This design comes from an exercise in tuning for small area on the open sky130 flow, not from production work. The RTL was checked by simulation tests, not by an equivalence proof against the original design. Not every run is shown, and edits may drop behaviour that the tests do not exercise.

--- flow/design.v: outline only ---
// module sigmoid_LUT: 265 lines
// module MBGD_SIGMOID_CALC: 26 lines
// module MBGD_DOT_PROD_CALC: 1494 lines
// module MBGD_FA: 11 lines
// module phase1: 16 lines
module phase1(clk,resetn,enable,x,teta,h);
  // ...
==> flow/run.sh <==
#!/bin/bash
# synth_recipe.tcl (not shown) runs the flow's synth.tcl, then flattens the netlist and writes it again
# the make line also repeats each setting of config.mk as NAME=value (left out here)
make -C /OpenROAD-flow-scripts/flow DESIGN_CONFIG=/design/flow/config.mk WORK_HOME=/design/flow/orfs CLKGATE_MAP_FILE= SYNTH_SCRIPT=/design/flow/synth_recipe.tcl finish
==> flow/config.mk <==
export PLATFORM = sky130hd
export DESIGN_NAME = phase1
export DESIGN_NICKNAME = phase1
export VERILOG_FILES = /design/flow/design.v
export SDC_FILE = /design/flow/constraint.sdc
export NUM_CORES = 4
export LEC_CHECK = 0
export ABC_AREA = 1
export CAP_MARGIN = 20
export CORE_MARGIN = 2
export CORE_UTILIZATION = 50
export SLEW_MARGIN = 20
export SYNTH_HIERARCHICAL = 1
==> flow/constraint.sdc <==
create_clock -name core_clock -period 10.0 [get_ports {clk}]
set_input_delay 2.0000 -clock core_clock [delete_from_list [all_inputs] [get_ports {clk}]]
set_output_delay 2.0000 -clock core_clock [all_outputs]
set_load 0.01 [all_outputs]
Run 1, port wiring:
Scale bar: 50 um.
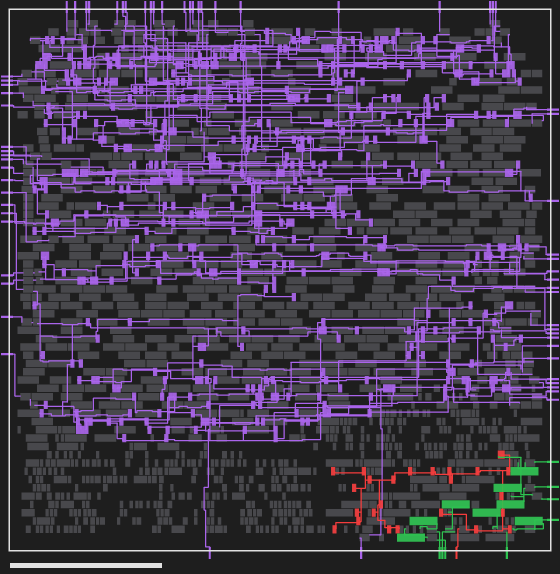
h -> green  # direction output, edge 4 right, 4 bottom, end cells 8, buffers 8, wire 146 um
enable -> red  # direction input, edge bottom, end cells 24, buffers 1, wire 186 um
x -> purple  # direction input, edge 23 top, 20 right, 19 left, 2 bottom, end cells 512, buffers 103, wire 10400 um
Ports: 139
Port Buffer Count: 138

Run 1, routed metal, one color a layer:
Only two layers are drawn.
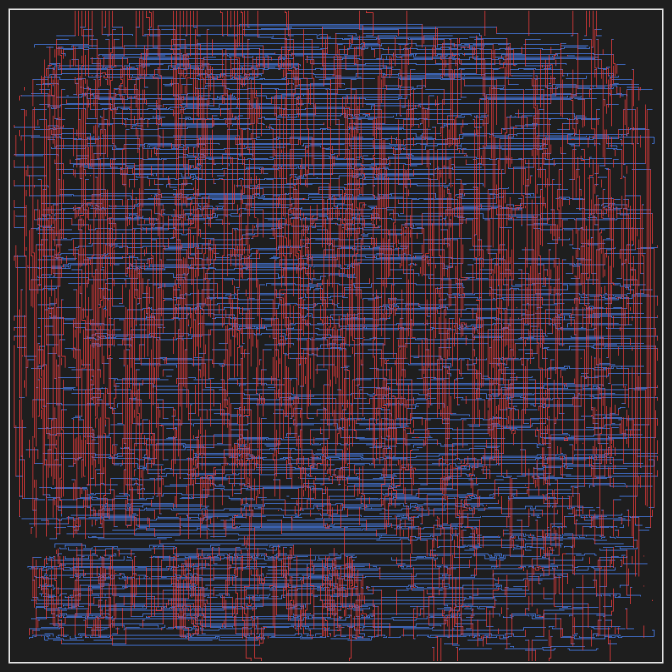
metal 2 -> red  # wire length 22.9 mm
metal 1 -> blue  # wire length 21.9 mm
final wirelength: 51800 um
Wirelength per Cell: 24.60 um

Run 1, met1 routing:
Supply wires on this layer in gray.
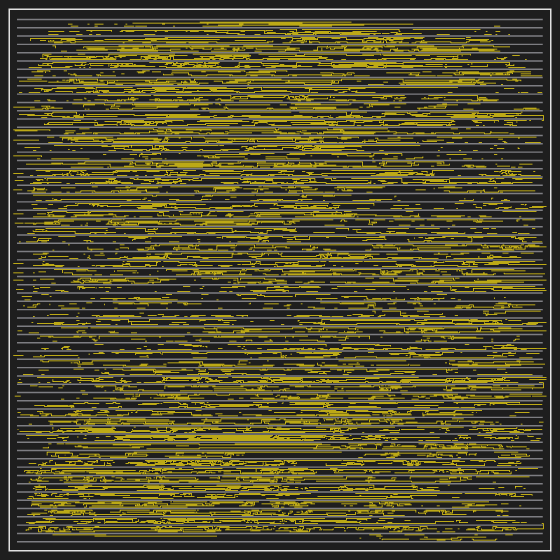
share of all routed wire = 42%
nets with wire on the layer = 1975
GRT met1 Usage: 52.46%
vias: 11760

Run 1, critical path on the layout:
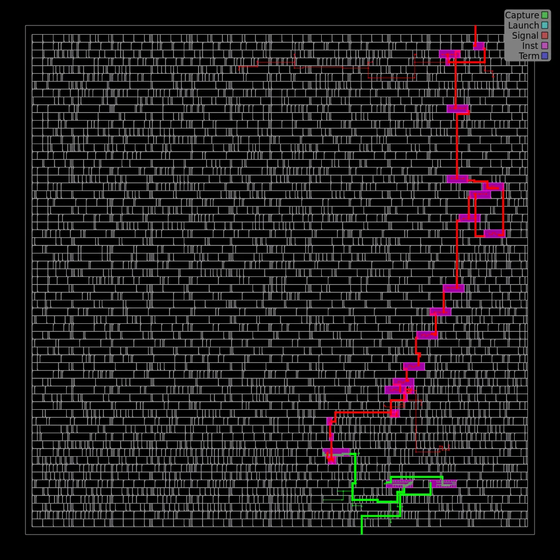
final worst setup slack: 0.5401 ns
minimum clock period: 9.460 ns
Final Util: 57.39%
Post-Layout Cell Count: 2106
setup TNS: 0 ns

==> impl_metrics.json, run 1 <==
{
  "cp_max_fo": 8,
  "grt_pass1_vias": 12650,
  "syn_area_per_cell_um2": 9.163,
  "reg2reg_depth": 12,
  "root_buffer": "clkbuf_16",
  "critical_path.slowest_cell": "clkdlybuf4s50_1",
  "cts_tree": "yes",
  "ant_nets": 0,
  "cp_cell_sequence": "clkdlybuf4s50_1 -> nand2_1 -> fa_1 -> fa_1 -> fa_1 -> fa_1 -> fa_1 -> fa_1 -> fa_1 -> fa_1 -> fa_1 -> fa_1 -> fa_1 -> fa_1 -> fa_1 -> nor2_1 -> nand2_1 -> nor3_1 -> nand2_1 -> nand3_1 -> nand2_1 -> nand2_1 -> nand2_1",
  "min_period_over_period_pct": 94.60,
  "die_h_um": 177.2,
  "cts.sinks": 23,
  "cts_resized": 0,
  "cts_made_buffers": 3,
  "dieArea_mm2": 0.03140,
  "rsz0062_at_grt": "no",
  "critPathKind": "in -> reg",
  "status": "timing/DRC/antenna clean",
  "hold_ws_ns": 0.4609,
  "vias_per_cell": 5.586,
  "dp_cells": 2102,
  "clk_latency_ns": 0.25,
  "synthCells": 1637,
  "overflow": 0,
  "end_kind": "flip-flop",
  "cts_hold_buf": 0,
  "syn2layout_area_growth_pct": 13.10,
  "hp-class": "reg -> reg",
  "setup_viol": 0
}
-- run 1: placed cells by master, fill, tap and decap left out, drive strengths merged --
cell type	n
o21ai	10
nand3b	2
buf	84
xor2	1
clkdlybuf4s50	137
nor2	48
clkbuf	4
nand4	7
a21oi	19
o21bai	1
dfstp	6
o211ai	4
inv	60
a31oi	1
nor3	4
clkinv	1
dfrtp	17
nand2	746
ha	23
nand3	53
or2	2
fa	486
-- run 1: stage by stage --
step | util, % | area [um^2]
floorplan | - | 15000
global placement | 57.14 | 16890
detailed placement | 57.14 | 16890
CTS | 57.41 | 16970
global route | 57.39 | 16960
finish | 57.39 | 16960
-- run 1: layout make-up --
class                           count  area, um^2  area share [%]
Timing Repair Buffer              221        1999           11.79
Multi-Input combinational cell   1407       13590           80.09
Clock buffer                        4       78.83          0.4647
Tap cell                          390       488.0           2.877
Sequential cell                    23       583.1           3.437
Inverter                           61       229.0           1.350
-- run 1: routing by layer --
metal  up-vias  wire, um  track usage [%]
met3        54      5530            8.462
met2       643     22910            51.59
met5         -         0                0
met1      6060     21890            52.46
met4         0      1478            8.230
li1       5007         -                -
-- run 1: worst min-delay path, stage by stage, from the launching register on --
cell     delay (ns)
dfstp_2        0.37
nand2_1        0.05
nand2_1        0.04
--- run 2 (diff from run 1) ---
--- a/flow/config.mk
+++ b/flow/config.mk
@@ -8,6 +8,6 @@
 export ABC_AREA = 1
 export CAP_MARGIN = 20
 export CORE_MARGIN = 2
-export CORE_UTILIZATION = 50
+export CORE_UTILIZATION = 70
 export SLEW_MARGIN = 20
 export SYNTH_HIERARCHICAL = 1
==> impl_metrics.json, run 2 <==
{
  "end_kind": "flip-flop",
  "cts_tree": "yes",
  "reg2reg_depth": 10,
  "period_minus_slack_ns": 9.689,
  "path_clk_slew_ns": 0.06,
  "cts_made_buffers": 3,
  "vias_per_cell": 6.753,
  "synthCells": 1637,
  "dieArea_mm2": 0.02261,
  "die_h_um": 150.4,
  "cp_data_arrival_time_ns": 9.88,
  "syn2layout_area_growth_pct": 11.08,
  "hold_ws_ns": 0.4633,
  "min_period_over_period_pct": 96.89,
  "setup_viol": 0,
  "clk_latency_ns": 0.26,
  "cts.sinks": 23,
  "routedWlPerCell_um": 28.43,
  "grt_pass1_vias": 14540,
  "final_cell_mix": "nand2_1, fa_1, clkdlybuf4s50_1",
  "clock_path_buffers": 2,
  "layout_commonest_cell": "nand2_1",
  "overflow": 0,
  "root_buffer": "clkbuf_16",
  "syn_area_per_cell_um2": 9.163,
  "port_buffers": 138,
  "grt_use_met3_pct": 25.00,
  "hp-class": "reg -> reg",
  "ant_nets": 0,
  "status": "timing/DRC/antenna clean",
  "antenna_cells": 0,
  "setup_ws_ns": 0.3108,
  "top_usage_layer": "met2",
  "cts_hold_buf": 0,
  "ios": 139,
  "rsz0062_at_grt": "no",
  "drive_gt1_share_pct": 5.136,
  "cp_max_fo": 8,
  "critPathKind": "in -> reg",
  "drt_iter0_drc": 1854,
  "cts_resized": 0
}
-- run 2: metal layers --
layer	wire [um]	share of wire (%)
met1	16960	30
met2	23060	41
met3	10270	18
met4	5630	10
met5	64	0.11
-- run 2: worst max-delay path, stage by stage --
cell and delay [ns]:
clkdlybuf4s50_1 0.74, nand2_1 0.16, fa_1 0.48, fa_1 0.67, fa_1 0.48, fa_1 0.46, fa_1 0.53, fa_1 0.42
fa_1 0.45, fa_1 0.45, fa_1 0.45, fa_1 0.39, fa_1 0.40, fa_1 0.40, fa_1 0.37, inv_1 0.06
ha_1 0.15, inv_1 0.06, nor2_1 0.11, nand2_1 0.08, nor2_1 0.10, nand3_1 0.10, nand2_1 0.07, nand2_1 0.04
nand2_1 0.06, nand2_1 0.07, nand2_1 0.11
-- run 2: layout make-up --
cell class	instances	area (um^2)	share of cell area, %
inverter	61	229.0	1.374
clock buffer	3	75.07	0.4506
sequential	23	583.1	3.500
tap	275	344.1	2.065
multi-input combinational	1407	13590	81.54
clock inverter	1	5.005	0.03004
timing repair buffer	199	1839	11.04
-- run 2: per-stage QoR --
stage / instance area, um^2 / instances / util, %
detailed placement: 16580 / 1965 / 78.88
finish: 16660 / 1969 / 79.26
global placement: 16580 / 1965 / 78.88
CTS: 16660 / 1969 / 79.26
floorplan: 15000 / 1637 / -
global route: 16660 / 1969 / 79.26
Run 2, met2 routing:
Scale bar: 50 um.
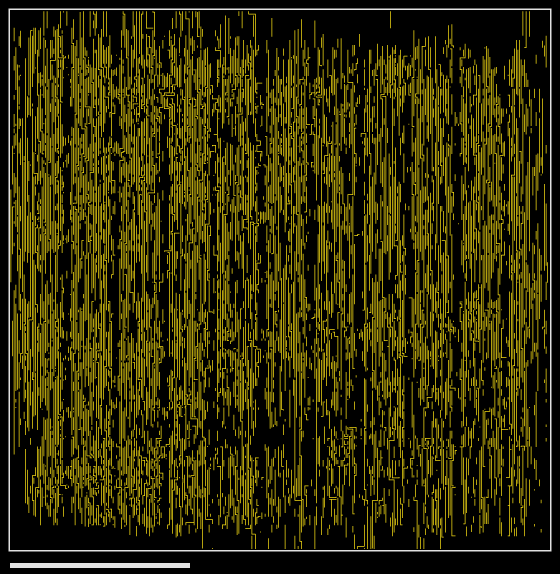
main direction = vertical
nets with wire on the layer = 2097
wire length on this layer = 23.1 mm
longest straight run = 53.7 um
vias: 13300
GR Layer Usage met2: 73.82%
final wirelength: 55990 um

Run 2, met1 routing:
Supply wires on this layer in gray.
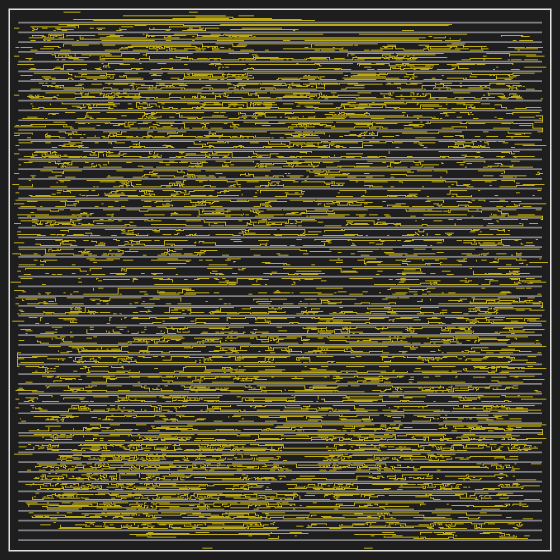
share of all routed wire = 30%
nets with wire on the layer = 1995
main direction = horizontal
longest straight run = 94.3 um
wire length on this layer = 17000 um
GRT met1 Usage: 65.34%

Run 2, port wiring:
Scale bar: 50 um.
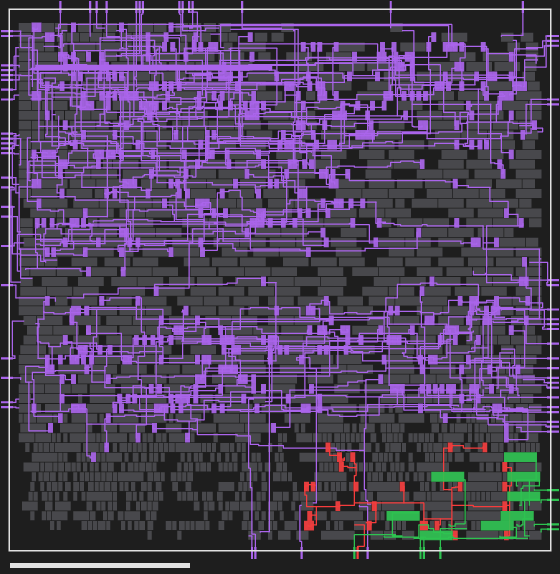
h -> green  # direction output, edge 4 right, 4 bottom, end cells 8, buffers 8, wire 207 um
enable -> red  # direction input, edge bottom, end cells 24, buffers 1, wire 205 um
x -> purple  # direction input, edge 23 right, 23 left, 14 top, 4 bottom, end cells 512, buffers 96, wire 11000 um

--- run 3 (diff from run 2) ---
--- a/flow/design.v
+++ b/flow/design.v
@@ -1,267 +1,282 @@
 module sigmoid_LUT(z, c);
-    input  [7:0] z;
-    output reg [6:0] c;
-    always @(*) begin
-        case (z)
-      8'd0: c = 7'd123;
-      8'd1: c = 7'd0;
-      8'd2: c = 7'd1;
-      8'd3: c = 7'd2;
-      8'd4: c = 7'd3;
-      8'd5: c = 7'd4;
-      8'd6: c = 7'd5;
-      8'd7: c = 7'd6;
-      8'd8: c = 7'd7;
-      8'd9: c = 7'd8;
-      8'd10: c = 7'd9;
-      8'd11: c = 7'd10;
-      8'd12: c = 7'd11;
-      8'd13: c = 7'd12;
-      8'd14: c = 7'd13;
-      8'd15: c = 7'd14;
-      8'd16: c = 7'd15;
-      8'd17: c = 7'd16;
-      8'd18: c = 7'd17;
-      8'd19: c = 7'd18;
-      8'd20: c = 7'd19;
-      8'd21: c = 7'd20;
-      8'd22: c = 7'd21;
-      8'd23: c = 7'd22;
-      8'd24: c = 7'd23;
-      8'd25: c = 7'd24;
-      8'd26: c = 7'd25;
-      8'd27: c = 7'd26;
-      8'd28: c = 7'd27;
-      8'd29: c = 7'd28;
-      8'd30: c = 7'd29;
-      8'd31: c = 7'd30;
-      8'd32: c = 7'd31;
-      8'd33: c = 7'd32;
-      8'd34: c = 7'd33;
-      8'd35: c = 7'd34;
-      8'd36: c = 7'd35;
-      8'd37: c = 7'd36;
-      8'd38: c = 7'd36;
-      8'd39: c = 7'd37;
-      8'd40: c = 7'd38;
-      8'd41: c = 7'd39;
-      8'd42: c = 7'd40;
-      8'd43: c = 7'd41;
-      8'd44: c = 7'd42;
-      8'd45: c = 7'd43;
-      8'd46: c = 7'd44;
-      8'd47: c = 7'd44;
-      8'd48: c = 7'd45;
-      8'd49: c = 7'd46;
-      8'd50: c = 7'd47;
-      8'd51: c = 7'd48;
-      8'd52: c = 7'd49;
-      8'd53: c = 7'd50;
-      8'd54: c = 7'd51;
-      8'd55: c = 7'd51;
-      8'd56: c = 7'd52;
-      8'd57: c = 7'd53;
-      8'd58: c = 7'd54;
-      8'd59: c = 7'd55;
-      8'd60: c = 7'd55;
-      8'd61: c = 7'd56;
-      8'd62: c = 7'd57;
-      8'd63: c = 7'd58;
-      8'd64: c = 7'd59;
-      8'd65: c = 7'd59;
-      8'd66: c = 7'd60;
-      8'd67: c = 7'd61;
-      8'd68: c = 7'd62;
-      8'd69: c = 7'd63;
-      8'd70: c = 7'd63;
-      8'd71: c = 7'd64;
-      8'd72: c = 7'd65;
-      8'd73: c = 7'd65;
-      8'd74: c = 7'd66;
-      8'd75: c = 7'd67;
-      8'd76: c = 7'd68;
-      8'd77: c = 7'd68;
-      8'd78: c = 7'd69;
-      8'd79: c = 7'd70;
-      8'd80: c = 7'd70;
-      8'd81: c = 7'd71;
-      8'd82: c = 7'd72;
-      8'd83: c = 7'd73;
-      8'd84: c = 7'd73;
-      8'd85: c = 7'd74;
-      8'd86: c = 7'd75;
-      8'd87: c = 7'd75;
-      8'd88: c = 7'd76;
-      8'd89: c = 7'd76;
-      8'd90: c = 7'd77;
-      8'd91: c = 7'd78;
-      8'd92: c = 7'd78;
-      8'd93: c = 7'd79;
-      8'd94: c = 7'd80;
-      8'd95: c = 7'd80;
-      8'd96: c = 7'd81;
-      8'd97: c = 7'd81;
-      8'd98: c = 7'd82;
-      8'd99: c = 7'd83;
-      8'd100: c = 7'd83;
-      8'd101: c = 7'd84;
-      8'd102: c = 7'd84;
-      8'd103: c = 7'd85;
-      8'd104: c = 7'd85;
-      8'd105: c = 7'd86;
-      8'd106: c = 7'd86;
-      8'd107: c = 7'd87;
-      8'd108: c = 7'd88;
-      8'd109: c = 7'd88;
-      8'd110: c = 7'd89;
-      8'd111: c = 7'd89;
-      8'd112: c = 7'd90;
-      8'd113: c = 7'd90;
-      8'd114: c = 7'd91;
-      8'd115: c = 7'd91;
-      8'd116: c = 7'd92;
-      8'd117: c = 7'd92;
-      8'd118: c = 7'd93;
-      8'd119: c = 7'd93;
-      8'd120: c = 7'd93;
-      8'd121: c = 7'd94;
-      8'd122: c = 7'd94;
-      8'd123: c = 7'd95;
-      8'd124: c = 7'd95;
-      8'd125: c = 7'd96;
-      8'd126: c = 7'd96;
-      8'd127: c = 7'd97;
-      8'd128: c = 7'd97;
-      8'd129: c = 7'd97;
-      8'd130: c = 7'd98;
-      8'd131: c = 7'd98;
-      8'd132: c = 7'd99;
-      8'd133: c = 7'd99;
-      8'd134: c = 7'd99;
-      8'd135: c = 7'd100;
-      8'd136: c = 7'd100;
-      8'd137: c = 7'd101;
-      8'd138: c = 7'd101;
-      8'd139: c = 7'd101;
-      8'd140: c = 7'd102;
-      8'd141: c = 7'd102;
-      8'd142: c = 7'd102;
-      8'd143: c = 7'd103;
-      8'd144: c = 7'd103;
-      8'd145: c = 7'd103;
-      8'd146: c = 7'd104;
-      8'd147: c = 7'd104;
-      8'd148: c = 7'd104;
-      8'd149: c = 7'd105;
-      8'd150: c = 7'd105;
-      8'd151: c = 7'd105;
-      8'd152: c = 7'd106;
-      8'd153: c = 7'd106;
-      8'd154: c = 7'd106;
-      8'd155: c = 7'd107;
-      8'd156: c = 7'd107;
-      8'd157: c = 7'd107;
-      8'd158: c = 7'd108;
-      8'd159: c = 7'd108;
-      8'd160: c = 7'd108;
-      8'd161: c = 7'd108;
-      8'd162: c = 7'd109;
-      8'd163: c = 7'd109;
-      8'd164: c = 7'd109;
-      8'd165: c = 7'd109;
-      8'd166: c = 7'd110;
-      8'd167: c = 7'd110;
-      8'd168: c = 7'd110;
-      8'd169: c = 7'd110;
-      8'd170: c = 7'd111;
-      8'd171: c = 7'd111;
-      8'd172: c = 7'd111;
-      8'd173: c = 7'd111;
-      8'd174: c = 7'd112;
-      8'd175: c = 7'd112;
-      8'd176: c = 7'd112;
-      8'd177: c = 7'd112;
-      8'd178: c = 7'd113;
-      8'd179: c = 7'd113;
-      8'd180: c = 7'd113;
-      8'd181: c = 7'd113;
-      8'd182: c = 7'd113;
-      8'd183: c = 7'd114;
-      8'd184: c = 7'd114;
-      8'd185: c = 7'd114;
-      8'd186: c = 7'd114;
-      8'd187: c = 7'd114;
-      8'd188: c = 7'd115;
-      8'd189: c = 7'd115;
-      8'd190: c = 7'd115;
-      8'd191: c = 7'd115;
-      8'd192: c = 7'd115;
-      8'd193: c = 7'd116;
-      8'd194: c = 7'd116;
-      8'd195: c = 7'd116;
-      8'd196: c = 7'd116;
-      8'd197: c = 7'd116;
-      8'd198: c = 7'd116;
-      8'd199: c = 7'd117;
-      8'd200: c = 7'd117;
-      8'd201: c = 7'd117;
-      8'd202: c = 7'd117;
-      8'd203: c = 7'd117;
-      8'd204: c = 7'd117;
-      8'd205: c = 7'd118;
-      8'd206: c = 7'd118;
-      8'd207: c = 7'd118;
-      8'd208: c = 7'd118;
-      8'd209: c = 7'd118;
-      8'd210: c = 7'd118;
-      8'd211: c = 7'd118;
-      8'd212: c = 7'd119;
-      8'd213: c = 7'd119;
-      8'd214: c = 7'd119;
-      8'd215: c = 7'd119;
-      8'd216: c = 7'd119;
-      8'd217: c = 7'd119;
-      8'd218: c = 7'd119;
-      8'd219: c = 7'd119;
-      8'd220: c = 7'd120;
-      8'd221: c = 7'd120;
-      8'd222: c = 7'd120;
-      8'd223: c = 7'd120;
-      8'd224: c = 7'd120;
-      8'd225: c = 7'd120;
-      8'd226: c = 7'd120;
-      8'd227: c = 7'd120;
-      8'd228: c = 7'd120;
-      8'd229: c = 7'd121;
-      8'd230: c = 7'd121;
-      8'd231: c = 7'd121;
-      8'd232: c = 7'd121;
-      8'd233: c = 7'd121;
-      8'd234: c = 7'd121;
-      8'd235: c = 7'd121;
-      8'd236: c = 7'd121;
-      8'd237: c = 7'd121;
-      8'd238: c = 7'd121;
-      8'd239: c = 7'd122;
-      8'd240: c = 7'd122;
-      8'd241: c = 7'd122;
-      8'd242: c = 7'd122;
-      8'd243: c = 7'd122;
-      8'd244: c = 7'd122;
-      8'd245: c = 7'd122;
-      8'd246: c = 7'd122;
-      8'd247: c = 7'd122;
-      8'd248: c = 7'd122;
-      8'd249: c = 7'd122;
-      8'd250: c = 7'd122;
-      8'd251: c = 7'd123;
-      8'd252: c = 7'd123;
-      8'd253: c = 7'd123;
-      8'd254: c = 7'd123;
-      8'd255: c = 7'd123;
-            default: c = 7'd0;
-        endcase
-    end
+  input  [7:0] z;
+  output [6:0] c;
+  wire new_n16, new_n17, new_n18, new_n19, new_n20, new_n21, new_n22,
+    new_n23, new_n24, new_n25, new_n26, new_n27, new_n28, new_n29, new_n30,
+    new_n31, new_n32, new_n33, new_n34, new_n35, new_n36, new_n37, new_n38,
+    new_n39, new_n40, new_n41, new_n42, new_n43, new_n44, new_n45, new_n46,
+    new_n47, new_n48, new_n49, new_n50, new_n51, new_n52, new_n53, new_n54,
+    new_n55, new_n56, new_n57, new_n58, new_n59, new_n60, new_n61, new_n62,
+    new_n63, new_n65, new_n66, new_n67, new_n68, new_n69, new_n70, new_n71,
+    new_n73, new_n74, new_n75, new_n76, new_n77, new_n78, new_n79, new_n80,
+    new_n81, new_n82, new_n83, new_n84, new_n85, new_n86, new_n87, new_n88,
+    new_n89, new_n90, new_n91, new_n92, new_n93, new_n94, new_n95, new_n97,
+    new_n98, new_n99, new_n100, new_n101, new_n102, new_n103, new_n104,
+    new_n105, new_n106, new_n107, new_n108, new_n109, new_n110, new_n111,
+    new_n112, new_n113, new_n114, new_n115, new_n116, new_n117, new_n118,
+    new_n120, new_n121, new_n122, new_n123, new_n124, new_n125, new_n126,
+    new_n127, new_n128, new_n129, new_n130, new_n131, new_n132, new_n133,
+    new_n134, new_n135, new_n136, new_n137, new_n138, new_n139, new_n141,
+    new_n142, new_n143, new_n144, new_n145, new_n146, new_n147, new_n148,
+    new_n149, new_n150, new_n151, new_n152, new_n153, new_n154, new_n155,
+    new_n156, new_n157, new_n158, new_n159, new_n160, new_n161, new_n162,
+    new_n163, new_n164, new_n165, new_n166, new_n167, new_n168, new_n169,
+    new_n170, new_n171, new_n172, new_n173, new_n174, new_n175, new_n176,
+    new_n177, new_n178, new_n179, new_n180, new_n181, new_n182, new_n183,
+    new_n184, new_n185, new_n186, new_n187, new_n188, new_n189, new_n190,
+    new_n191, new_n192, new_n193, new_n194, new_n195, new_n196, new_n197,
+    new_n198, new_n199, new_n200, new_n201, new_n202, new_n203, new_n204,
+    new_n205, new_n206, new_n207, new_n208, new_n209, new_n210, new_n211,
+    new_n212, new_n213, new_n214, new_n215, new_n216, new_n218, new_n219,
+    new_n220, new_n221, new_n222, new_n223, new_n224, new_n225, new_n226,
+    new_n227, new_n228, new_n229, new_n230, new_n231, new_n232, new_n233,
+    new_n234, new_n235, new_n236, new_n237, new_n238, new_n239, new_n240,
+    new_n241, new_n242, new_n243, new_n244, new_n245, new_n246, new_n247,
+    new_n248, new_n249, new_n250, new_n251, new_n252, new_n253, new_n254,
+    new_n255, new_n256, new_n257;
+  assign new_n16 = z[7] & z[3];
+  assign new_n17 = z[4] & new_n16;
+  assign new_n18 = z[2] & ~z[1];
+  assign new_n19 = z[5] & ~z[1];
+  assign new_n20 = ~z[7] & z[0];
+  assign new_n21 = ~z[3] & new_n20;
+  assign new_n22 = new_n19 & ~new_n21;
+  assign new_n23 = ~z[6] & ~z[1];
+  assign new_n24 = ~new_n20 & new_n23;
+  assign new_n25 = ~new_n22 & ~new_n24;
+  assign new_n26 = ~new_n18 & new_n25;
+  assign new_n27 = ~new_n17 & ~new_n26;
+  assign new_n28 = z[5] & z[4];
+  assign new_n29 = z[7] & ~z[4];
+  assign new_n30 = ~new_n28 & ~new_n29;
+  assign new_n31 = ~z[6] & new_n30;
+  assign new_n32 = z[2] & z[1];
+  assign new_n33 = new_n31 & ~new_n32;
+  assign new_n34 = ~z[5] & ~z[4];
+  assign new_n35 = z[3] & z[2];
+  assign new_n36 = ~new_n34 & new_n35;
+  assign new_n37 = ~new_n31 & new_n36;
+  assign new_n38 = ~new_n33 & ~new_n37;
+  assign new_n39 = ~new_n27 & ~new_n38;
+  assign new_n40 = ~z[3] & ~z[2];
+  assign new_n41 = ~z[4] & new_n40;
+  assign new_n42 = ~z[7] & new_n41;
+  assign new_n43 = ~new_n39 & new_n42;
+  assign new_n44 = ~z[2] & ~z[0];
+  assign new_n45 = ~z[2] & z[1];
+  assign new_n46 = ~z[1] & ~z[0];
+  assign new_n47 = ~new_n45 & ~new_n46;
+  assign new_n48 = new_n28 & ~new_n47;
+  assign new_n49 = ~new_n44 & new_n48;
+  assign new_n50 = z[1] & z[0];
+  assign new_n51 = ~z[4] & ~new_n50;
+  assign new_n52 = ~z[5] & ~new_n51;
+  assign new_n53 = z[4] & z[2];
+  assign new_n54 = z[5] & ~new_n53;
+  assign new_n55 = z[3] & ~new_n54;
+  assign new_n56 = z[6] & ~new_n55;
+  assign new_n57 = ~new_n52 & new_n56;
+  assign new_n58 = ~new_n49 & ~new_n57;
+  assign new_n59 = ~new_n43 & new_n58;
+  assign new_n60 = ~z[5] & ~new_n59;
+  assign new_n61 = ~z[6] & new_n60;
+  assign new_n62 = z[6] & ~new_n60;
+  assign new_n63 = ~z[7] & ~new_n62;
+  assign c[6] = new_n61 | ~new_n63;
+  assign new_n65 = ~z[7] & ~z[5];
+  assign new_n66 = ~z[7] & z[6];
+  assign new_n67 = ~z[6] & ~z[4];
+  assign new_n68 = ~new_n66 & ~new_n67;
+  assign new_n69 = ~new_n59 & ~new_n68;
+  assign new_n70 = ~new_n65 & ~new_n69;
+  assign new_n71 = ~new_n59 & new_n65;
+  assign c[5] = new_n70 | new_n71;
+  assign new_n73 = ~z[7] & z[2];
+  assign new_n74 = ~z[0] & new_n34;
+  assign new_n75 = new_n73 & new_n74;
+  assign new_n76 = ~z[5] & ~z[1];
+  assign new_n77 = new_n44 & new_n76;
+  assign new_n78 = z[6] & ~z[4];
+  assign new_n79 = z[7] & ~new_n78;
+  assign new_n80 = ~new_n77 & ~new_n79;
+  assign new_n81 = ~z[2] & new_n28;
+  assign new_n82 = new_n80 & ~new_n81;
+  assign new_n83 = ~new_n75 & new_n82;
+  assign new_n84 = ~z[7] & z[3];
+  assign new_n85 = ~z[6] & ~new_n84;
+  assign new_n86 = ~new_n83 & new_n85;
+  assign new_n87 = new_n68 & ~new_n86;
+  assign new_n88 = z[7] & z[5];
+  assign new_n89 = z[4] & new_n88;
+  assign new_n90 = ~z[5] & z[1];
+  assign new_n91 = ~z[7] & ~new_n90;
+  assign new_n92 = ~new_n19 & ~new_n91;
+  assign new_n93 = new_n37 & new_n92;
+  assign new_n94 = ~new_n89 & ~new_n93;
+  assign new_n95 = new_n59 & new_n94;
+  assign c[4] = new_n87 | ~new_n95;
+  assign new_n97 = ~z[2] & new_n66;
+  assign new_n98 = ~new_n68 & ~new_n97;
+  assign new_n99 = z[5] & ~new_n84;
+  assign new_n100 = ~new_n98 & new_n99;
+  assign new_n101 = c[4] & new_n100;
+  assign new_n102 = ~new_n48 & new_n73;
+  assign new_n103 = ~new_n25 & new_n102;
+  assign new_n104 = ~z[3] & new_n45;
+  assign new_n105 = new_n97 & ~new_n104;
+  assign new_n106 = z[0] & new_n32;
+  assign new_n107 = ~z[3] & ~new_n106;
+  assign new_n108 = ~new_n80 & new_n107;
+  assign new_n109 = ~new_n105 & ~new_n108;
+  assign new_n110 = new_n34 & ~new_n109;
+  assign new_n111 = ~new_n103 & ~new_n110;
+  assign new_n112 = ~new_n39 & new_n111;
+  assign new_n113 = ~new_n101 & new_n112;
+  assign new_n114 = ~c[5] & new_n104;
+  assign new_n115 = ~z[3] & z[2];
+  assign new_n116 = ~new_n67 & new_n115;
+  assign new_n117 = ~c[4] & new_n116;
+  assign new_n118 = ~new_n114 & ~new_n117;
+  assign c[2] = new_n113 & new_n118;
+  assign new_n120 = ~new_n34 & ~new_n84;
+  assign new_n121 = c[2] & ~new_n120;
+  assign new_n122 = ~new_n84 & ~c[2];
+  assign new_n123 = ~new_n121 & ~new_n122;
+  assign new_n124 = ~new_n57 & new_n123;
+  assign new_n125 = ~z[5] & new_n78;
+  assign new_n126 = z[6] & z[4];
+  assign new_n127 = ~z[7] & ~new_n35;
+  assign new_n128 = ~new_n126 & new_n127;
+  assign new_n129 = ~new_n125 & ~new_n128;
+  assign new_n130 = ~new_n60 & ~new_n129;
+  assign new_n131 = z[6] & z[5];
+  assign new_n132 = ~new_n30 & ~new_n131;
+  assign new_n133 = ~new_n130 & ~new_n132;
+  assign new_n134 = ~new_n124 & new_n133;
+  assign new_n135 = ~z[7] & ~z[2];
+  assign new_n136 = ~z[3] & ~new_n29;
+  assign new_n137 = ~new_n135 & new_n136;
+  assign new_n138 = ~z[6] & ~new_n137;
+  assign new_n139 = new_n123 & new_n138;
+  assign c[3] = new_n134 | new_n139;
+  assign new_n141 = z[5] & ~new_n73;
+  assign new_n142 = new_n113 & new_n141;
+  assign new_n143 = new_n25 & ~new_n142;
+  assign new_n144 = z[7] & ~z[2];
+  assign new_n145 = ~new_n22 & ~new_n144;
+  assign new_n146 = ~new_n31 & ~new_n145;
+  assign new_n147 = ~new_n117 & ~new_n146;
+  assign new_n148 = ~new_n143 & new_n147;
+  assign new_n149 = ~new_n73 & ~new_n144;
+  assign new_n150 = ~new_n35 & ~c[5];
+  assign new_n151 = ~new_n53 & ~new_n150;
+  assign new_n152 = z[4] & ~z[3];
+  assign new_n153 = new_n46 & ~new_n152;
+  assign new_n154 = ~new_n151 & new_n153;
+  assign new_n155 = ~new_n149 & new_n154;
+  assign new_n156 = ~z[5] & new_n37;
+  assign new_n157 = ~new_n16 & ~new_n152;
+  assign new_n158 = ~z[6] & z[4];
+  assign new_n159 = ~z[5] & ~new_n32;
+  assign new_n160 = ~new_n158 & ~new_n159;
+  assign new_n161 = ~new_n157 & new_n160;
+  assign new_n162 = ~new_n156 & ~new_n161;
+  assign new_n163 = ~new_n101 & new_n162;
+  assign new_n164 = new_n95 & ~new_n163;
+  assign new_n165 = ~new_n18 & ~new_n104;
+  assign new_n166 = z[5] & ~new_n165;
+  assign new_n167 = new_n40 & new_n76;
+  assign new_n168 = z[3] & z[0];
+  assign new_n169 = ~new_n53 & new_n90;
+  assign new_n170 = new_n168 & new_n169;
+  assign new_n171 = ~new_n167 & ~new_n170;
+  assign new_n172 = ~new_n166 & new_n171;
+  assign new_n173 = z[6] & new_n172;
+  assign new_n174 = z[5] & new_n53;
+  assign new_n175 = ~z[3] & ~new_n32;
+  assign new_n176 = z[5] & ~new_n175;
+  assign new_n177 = ~z[7] & ~new_n176;
+  assign new_n178 = ~new_n174 & ~new_n177;
+  assign new_n179 = new_n28 & ~new_n172;
+  assign new_n180 = ~new_n178 & ~new_n179;
+  assign new_n181 = ~new_n173 & new_n180;
+  assign new_n182 = ~new_n110 & ~new_n181;
+  assign new_n183 = z[2] & ~new_n46;
+  assign new_n184 = new_n78 & ~new_n183;
+  assign new_n185 = new_n18 & new_n158;
+  assign new_n186 = new_n45 & ~new_n158;
+  assign new_n187 = ~new_n174 & ~new_n186;
+  assign new_n188 = ~new_n185 & new_n187;
+  assign new_n189 = ~new_n184 & new_n188;
+  assign new_n190 = new_n16 & ~new_n189;
+  assign new_n191 = ~z[0] & ~new_n178;
+  assign new_n192 = z[7] & ~new_n172;
+  assign new_n193 = ~new_n191 & ~new_n192;
+  assign new_n194 = ~z[6] & ~new_n193;
+  assign new_n195 = ~new_n190 & ~new_n194;
+  assign new_n196 = z[1] & new_n195;
+  assign new_n197 = ~new_n182 & new_n196;
+  assign new_n198 = ~new_n41 & ~new_n88;
+  assign new_n199 = z[4] & new_n144;
+  assign new_n200 = z[2] & new_n29;
+  assign new_n201 = ~new_n199 & ~new_n200;
+  assign new_n202 = new_n198 & new_n201;
+  assign new_n203 = new_n17 & ~new_n202;
+  assign new_n204 = ~z[3] & ~new_n83;
+  assign new_n205 = new_n21 & new_n76;
+  assign new_n206 = ~new_n19 & new_n200;
+  assign new_n207 = z[5] & new_n135;
+  assign new_n208 = ~new_n206 & ~new_n207;
+  assign new_n209 = new_n168 & ~new_n208;
+  assign new_n210 = ~new_n205 & ~new_n209;
+  assign new_n211 = ~new_n204 & new_n210;
+  assign new_n212 = z[6] & ~new_n211;
+  assign new_n213 = ~new_n203 & ~new_n212;
+  assign new_n214 = ~new_n197 & new_n213;
+  assign new_n215 = ~new_n164 & new_n214;
+  assign new_n216 = ~new_n155 & new_n215;
+  assign c[1] = new_n148 | ~new_n216;
+  assign new_n218 = ~z[0] & ~new_n90;
+  assign new_n219 = ~c[5] & new_n218;
+  assign new_n220 = c[2] & new_n219;
+  assign new_n221 = ~new_n28 & new_n40;
+  assign new_n222 = z[5] & z[1];
+  assign new_n223 = new_n20 & ~new_n222;
+  assign new_n224 = ~new_n221 & new_n223;
+  assign new_n225 = ~new_n110 & new_n224;
+  assign new_n226 = ~new_n60 & new_n225;
+  assign new_n227 = ~new_n164 & new_n226;
+  assign new_n228 = ~z[5] & ~new_n50;
+  assign new_n229 = new_n183 & ~new_n228;
+  assign new_n230 = z[1] & new_n73;
+  assign new_n231 = ~new_n229 & ~new_n230;
+  assign new_n232 = ~z[4] & ~new_n231;
+  assign new_n233 = ~new_n209 & new_n232;
+  assign new_n234 = ~z[5] & z[4];
+  assign new_n235 = ~new_n35 & new_n234;
+  assign new_n236 = ~new_n40 & new_n235;
+  assign new_n237 = ~new_n20 & ~new_n236;
+  assign new_n238 = ~new_n233 & new_n237;
+  assign new_n239 = z[6] & ~new_n238;
+  assign new_n240 = ~new_n227 & new_n239;
+  assign new_n241 = ~new_n220 & new_n240;
+  assign new_n242 = z[5] & new_n154;
+  assign new_n243 = ~new_n45 & new_n110;
+  assign new_n244 = new_n17 & new_n44;
+  assign new_n245 = ~z[6] & ~z[2];
+  assign new_n246 = new_n222 & ~new_n245;
+  assign new_n247 = ~new_n178 & new_n246;
+  assign new_n248 = ~z[6] & ~new_n218;
+  assign new_n249 = new_n178 & new_n248;
+  assign new_n250 = ~new_n247 & ~new_n249;
+  assign new_n251 = z[1] & new_n35;
+  assign new_n252 = new_n202 & ~new_n251;
+  assign new_n253 = ~new_n250 & new_n252;
+  assign new_n254 = new_n195 & ~new_n253;
+  assign new_n255 = ~new_n244 & ~new_n254;
+  assign new_n256 = ~new_n243 & ~new_n255;
+  assign new_n257 = ~new_n242 & new_n256;
+  assign c[0] = new_n241 | ~new_n257;
 endmodule
 `timescale 1ns/1ps
 module MBGD_SIGMOID_CALC
==> flow/flow/run.sh (new file) <==
#!/bin/bash
# Layout flow: the standard flow, with two changes after synthesis.
#  - the buffers ABC put into the synthesized netlist are removed at the
#    floorplan (REMOVE_ABC_BUFFERS=1), and
#  - the port buffers that global placement inserts on every input and
#    output are the smallest buffer, buf_1.
# Synthesis itself is the standard one, run unchanged. Each step's full output
# is kept in a log file in this folder.
set -euo pipefail
bash standard.sh synth > synth.log 2>&1
bash standard.sh REMOVE_ABC_BUFFERS=1 \
  'BUFFER_PORTS_ARGS=-buffer_cell sky130_fd_sc_hd__buf_1' finish > layout.log 2>&1
==> flow/standard.sh (new file) <==
#!/bin/bash
# synth_recipe.tcl (not shown) runs the flow's synth.tcl, then flattens the netlist and writes it again
# the make line also repeats each setting of config.mk as NAME=value (left out here)
make -C /OpenROAD-flow-scripts/flow DESIGN_CONFIG=/design/flow/config.mk WORK_HOME=/design/flow/orfs CLKGATE_MAP_FILE= SYNTH_SCRIPT=/design/flow/synth_recipe.tcl "${@:-finish}"
--- a/flow/config.mk
+++ b/flow/config.mk
@@ -9,5 +9,6 @@
 export CAP_MARGIN = 20
 export CORE_MARGIN = 2
 export CORE_UTILIZATION = 70
+export GPL_TIMING_DRIVEN = 0
 export SLEW_MARGIN = 20
 export SYNTH_HIERARCHICAL = 1
removed: flow/run.sh
==> impl_metrics.json, run 3 <==
{
  "overflow": 0,
  "dp_cells": 1821,
  "drive_gt1_share_pct": 5.677,
  "final_cells": 1825,
  "min_period_over_period_pct": 95.97,
  "grt_pass1_vias": 13140,
  "syn2layout_area_growth_pct": 2.134,
  "cts_hold_buf": 0,
  "timing.critical_path.mode_cell": "fa_1",
  "cts_resized": 0,
  "critPathKind": "in -> reg",
  "reg2reg_depth": 16,
  "setup_viol": 0,
  "port_buffers": 138,
  "drt_iter0_drc": 1158,
  "cts_made_buffers": 3,
  "syn_area_per_cell_um2": 9.608,
  "path_clk_slew_ns": 0.06,
  "status": "timing/DRC/antenna clean",
  "final_cell_mix": "nand2_1, fa_1, buf_1",
  "root_buffer": "clkbuf_16",
  "fin_setup_tns_ns": 0
}
## run 3: final cells by class
class                   instances  area (um^2)
multi-input cells            1320        13430
fillers                      1567         5746
inverters                      65        254.0
clock buffers                   3        75.07
repair buffers                138        519.2
well taps                     275        344.1
flip-flops and latches         23        583.1
clock inverters                 1        5.005
## run 3: layer usage
| metal | vias to the layer above | global-route usage, % | share of wire, % |
|---|---|---|---|
| li1 | 4590 | - | - |
| met1 | 5873 | 60.18 | 32 |
| met2 | 1034 | 66.39 | 44 |
| met3 | 257 | 12.80 | 14 |
| met4 | 0 | 33.87 | 9.9 |
| met5 | - | 1.364 | 0 |
## run 3: critical path: cells and delay by family
family | cells | cell delay (ns)
fa+ha+maj | 14 | 6.28
buf+inv | 3 | 0.59
simple gates | 10 | 0.91
Run 3, critical path on the layout:
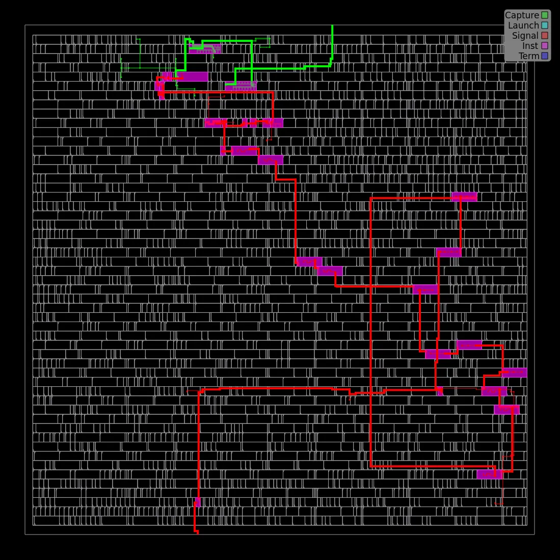
Final Util: 72.58%
final worst setup slack: 0.4028 ns
minimum clock period: 9.597 ns

Run 3, met1 routing:
Supply wires on this layer in gray.
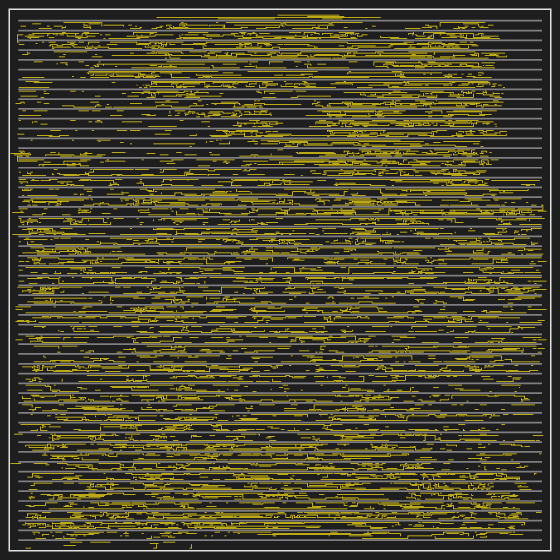
main direction = horizontal
wire length on this layer = 15200 um
share of all routed wire = 32%
nets with wire on the layer = 1800
longest straight run = 62.1 um
GRT met1 Usage: 60.18%
vias: 11750
final wirelength: 47250 um

Run 3, routed metal, one color a layer:
Only two layers are drawn.
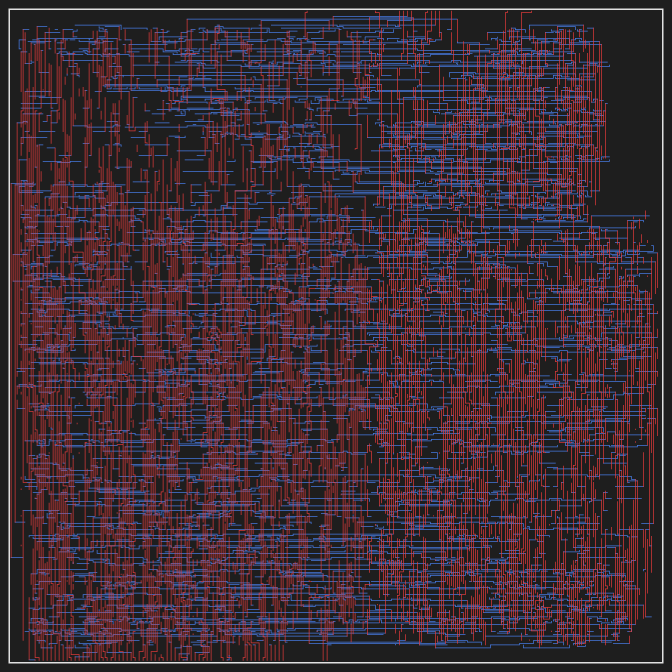
metal 1 -> blue  # wire length 15200 um
metal 2 -> red  # wire length 20.7 mm
Total GRT Usage: 45.98%
Wirelength per Cell: 25.89 um

--- run 4 (diff from run 3) ---
==> flow/run.sh (new file) <==
#!/bin/bash
# synth_recipe.tcl (not shown) runs the flow's synth.tcl, then flattens the netlist and writes it again
# the make line also repeats each setting of config.mk as NAME=value (left out here)
make -C /OpenROAD-flow-scripts/flow DESIGN_CONFIG=/design/flow/config.mk WORK_HOME=/design/flow/orfs CLKGATE_MAP_FILE= SYNTH_SCRIPT=/design/flow/synth_recipe.tcl finish
removed: flow/flow/run.sh
removed: flow/standard.sh
==> impl_metrics.json, run 4 <==
{
  "hold_depth": 2,
  "root_buffer": "clkbuf_16",
  "die_h_um": 149.9,
  "overflow": 0,
  "dieArea_mm2": 0.02246,
  "layout_commonest_cell": "nand2_1",
  "clock_path_buffers": 2,
  "vias_per_cell": 6.437,
  "antenna_found_initial": 1,
  "worst_slew_pin_slew_ns": 0.7262,
  "syn2layout_area_growth_pct": 3.487,
  "cp_data_arrival_time_ns": 9.61,
  "ant_nets": 0,
  "routedWlPerCell_um": 25.69,
  "setup_viol": 0,
  "clk_latency_ns": 0.26,
  "cp_max_fo": 8,
  "drive_gt1_share_pct": 6.522,
  "path_clk_slew_ns": 0.06,
  "hp-class": "reg -> reg",
  "cts_hold_buf": 0,
  "fillCellCount": 1557,
  "synth_warnings": 7,
  "die_w_um": 149.9,
  "cts_tree": "yes",
  "period_minus_slack_ns": 9.459,
  "drt_iter0_drc": 1228,
  "cts.sinks": 23,
  "rsz0062_at_grt": "no",
  "status": "timing/DRC/antenna clean",
  "end_kind": "flip-flop",
  "min_period_over_period_pct": 94.59,
  "fin_setup_tns_ns": 0,
  "final_cell_mix": "nand2_1, fa_1, clkbuf_1",
  "reg2reg_depth": 17,
  "finalHoldViolations": 0,
  "cts_resized": 0,
  "grt_pass1_vias": 13380,
  "std_cell_rows": 53,
  "critPathKind": "in -> reg",
  "syn_area_per_cell_um2": 9.608,
  "synthCells": 1550,
  "antenna_cells": 0,
  "cts_made_buffers": 3,
  "setup_ws_ns": 0.5413,
  "ios": 139
}
[run 4: worst max-delay path, stage by stage]
cell,delay [ns]
clkbuf_1,0.53
nand2_1,0.18
fa_1,0.55
fa_1,0.64
fa_1,0.47
fa_1,0.50
fa_1,0.42
fa_1,0.43
fa_1,0.42
fa_1,0.42
fa_1,0.42
fa_1,0.42
fa_1,0.40
fa_1,0.39
fa_1,0.41
inv_1,0.08
ha_1,0.21
nand2_1,0.07
inv_1,0.08
nand3_1,0.08
nor2_2,0.10
nand3_2,0.09
nand3_1,0.09
nand2_1,0.07
nand2_1,0.09
nand2_1,0.06
[run 4: metrics by stage]
step | utilization, % | hold slack (ns) | cells | instance area (um^2)
after floorplan | - | 0.4417 | 1550 | 14890
after global placement | 73.18 | 0.4485 | 1835 | 15340
after detailed placement | 73.18 | 0.4534 | 1835 | 15340
after CTS | 73.57 | 0.4617 | 1839 | 15420
after global routing | 73.54 | 0.4753 | 1839 | 15410
final | 73.54 | 0.4627 | 1839 | 15410
[run 4: metal layers]
layer  vias up  wire length (um)  track usage [%]
li1       4614                 -                -
met3       203              7116            16.10
met1      5951             15980            61.18
met5         -                13                0
met2      1067             20680            66.28
met4         2              3450            26.04
[run 4: final cells by class]
| cell class | instances | area [um^2] | share of cell area, % |
|---|---|---|---|
| multi-input cells | 1320 | 13430 | 87.14 |
| plain buffers | 142 | 625.6 | 4.059 |
| flip-flops and latches | 23 | 583.1 | 3.783 |
| well taps | 275 | 344.1 | 2.233 |
| inverters | 65 | 254.0 | 1.648 |
| repair buffers | 10 | 95.09 | 0.6170 |
| clock buffers | 3 | 75.07 | 0.4871 |
| clock inverters | 1 | 5.005 | 0.03248 |
Run 4, met1 routing:
Supply wires on this layer in gray.
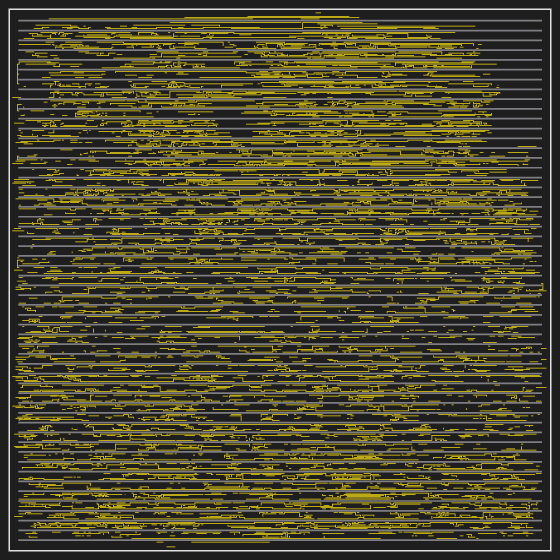
longest straight run = 69.0 um
main direction = horizontal
share of all routed wire = 34%
wire length on this layer = 16000 um
nets with wire on the layer = 1815
GRT met1 Usage: 61.18%
final wirelength: 47240 um

Run 4, routed metal, one color a layer:
Only two layers are drawn.
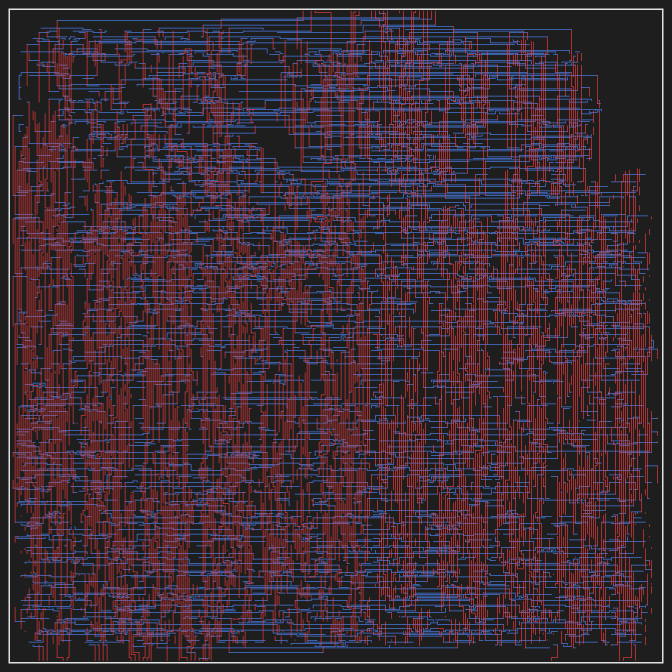
metal 1 -> blue  # wire length 16000 um
metal 2 -> red  # wire length 20.7 mm
vias: 11840
Total GRT Usage: 45.83%

Run 4, port wiring:
Scale bar: 50 um.
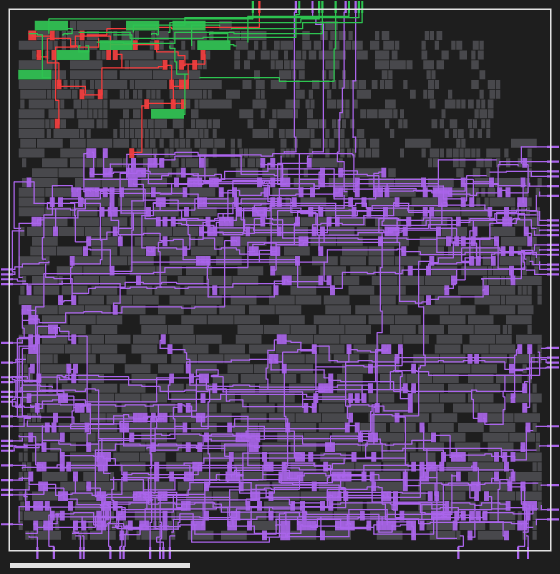
h -> green  # direction output, edge top, end cells 8, buffers 8, wire 551 um
x -> purple  # direction input, edge 25 right, 21 left, 14 bottom, 4 top, end cells 512, buffers 64, wire 9110 um
enable -> red  # direction input, edge top, end cells 24, buffers 3, wire 281 um
Port Buffer Count: 10

==> afterwards: timing with drivers on the ports <==
In the flow no input, the clock included, has a driving cell. The finished layouts below were timed again as built, in two steps.
Step 1 (the two cells are an assumption about what drives the block):
set clk [get_ports {clk}]
set_driving_cell -lib_cell sky130_fd_sc_hd__clkbuf_16 $clk
set_driving_cell -lib_cell sky130_fd_sc_hd__buf_2 [delete_from_list [all_inputs] $clk]
Step 2, shift: input delay + t, output delay - t, t = (earliest + latest rising clock arrival at the registers) / 2. This alone moves slack from input paths to output paths.
a / b / c = ideal ports / drivers / drivers and shift; a / b = the first two.
| run | t, ns | slack for setup (ns) | hold slack, ns |
|---|---|---|---|
| run 1 | 0.279 | 0.540 / 0.544 / 0.266 | 0.461 / 0.461 / 0.461 |
| run 2 | 0.286 | 0.311 / 0.298 / 0.012 | 0.463 / 0.463 / 0.463 |
| run 3 | 0.285 | 0.403 / 0.402 / 0.117 | 0.465 / 0.465 / 0.465 |
| run 4 | 0.296 | 0.541 / 0.555 / 0.258 | 0.463 / 0.463 / 0.463 |
After both steps setup and hold are still met in every run listed. The setup slack of run 2, which loses most, moves by -0.013 ns with the drivers and by -0.299 ns with both steps.
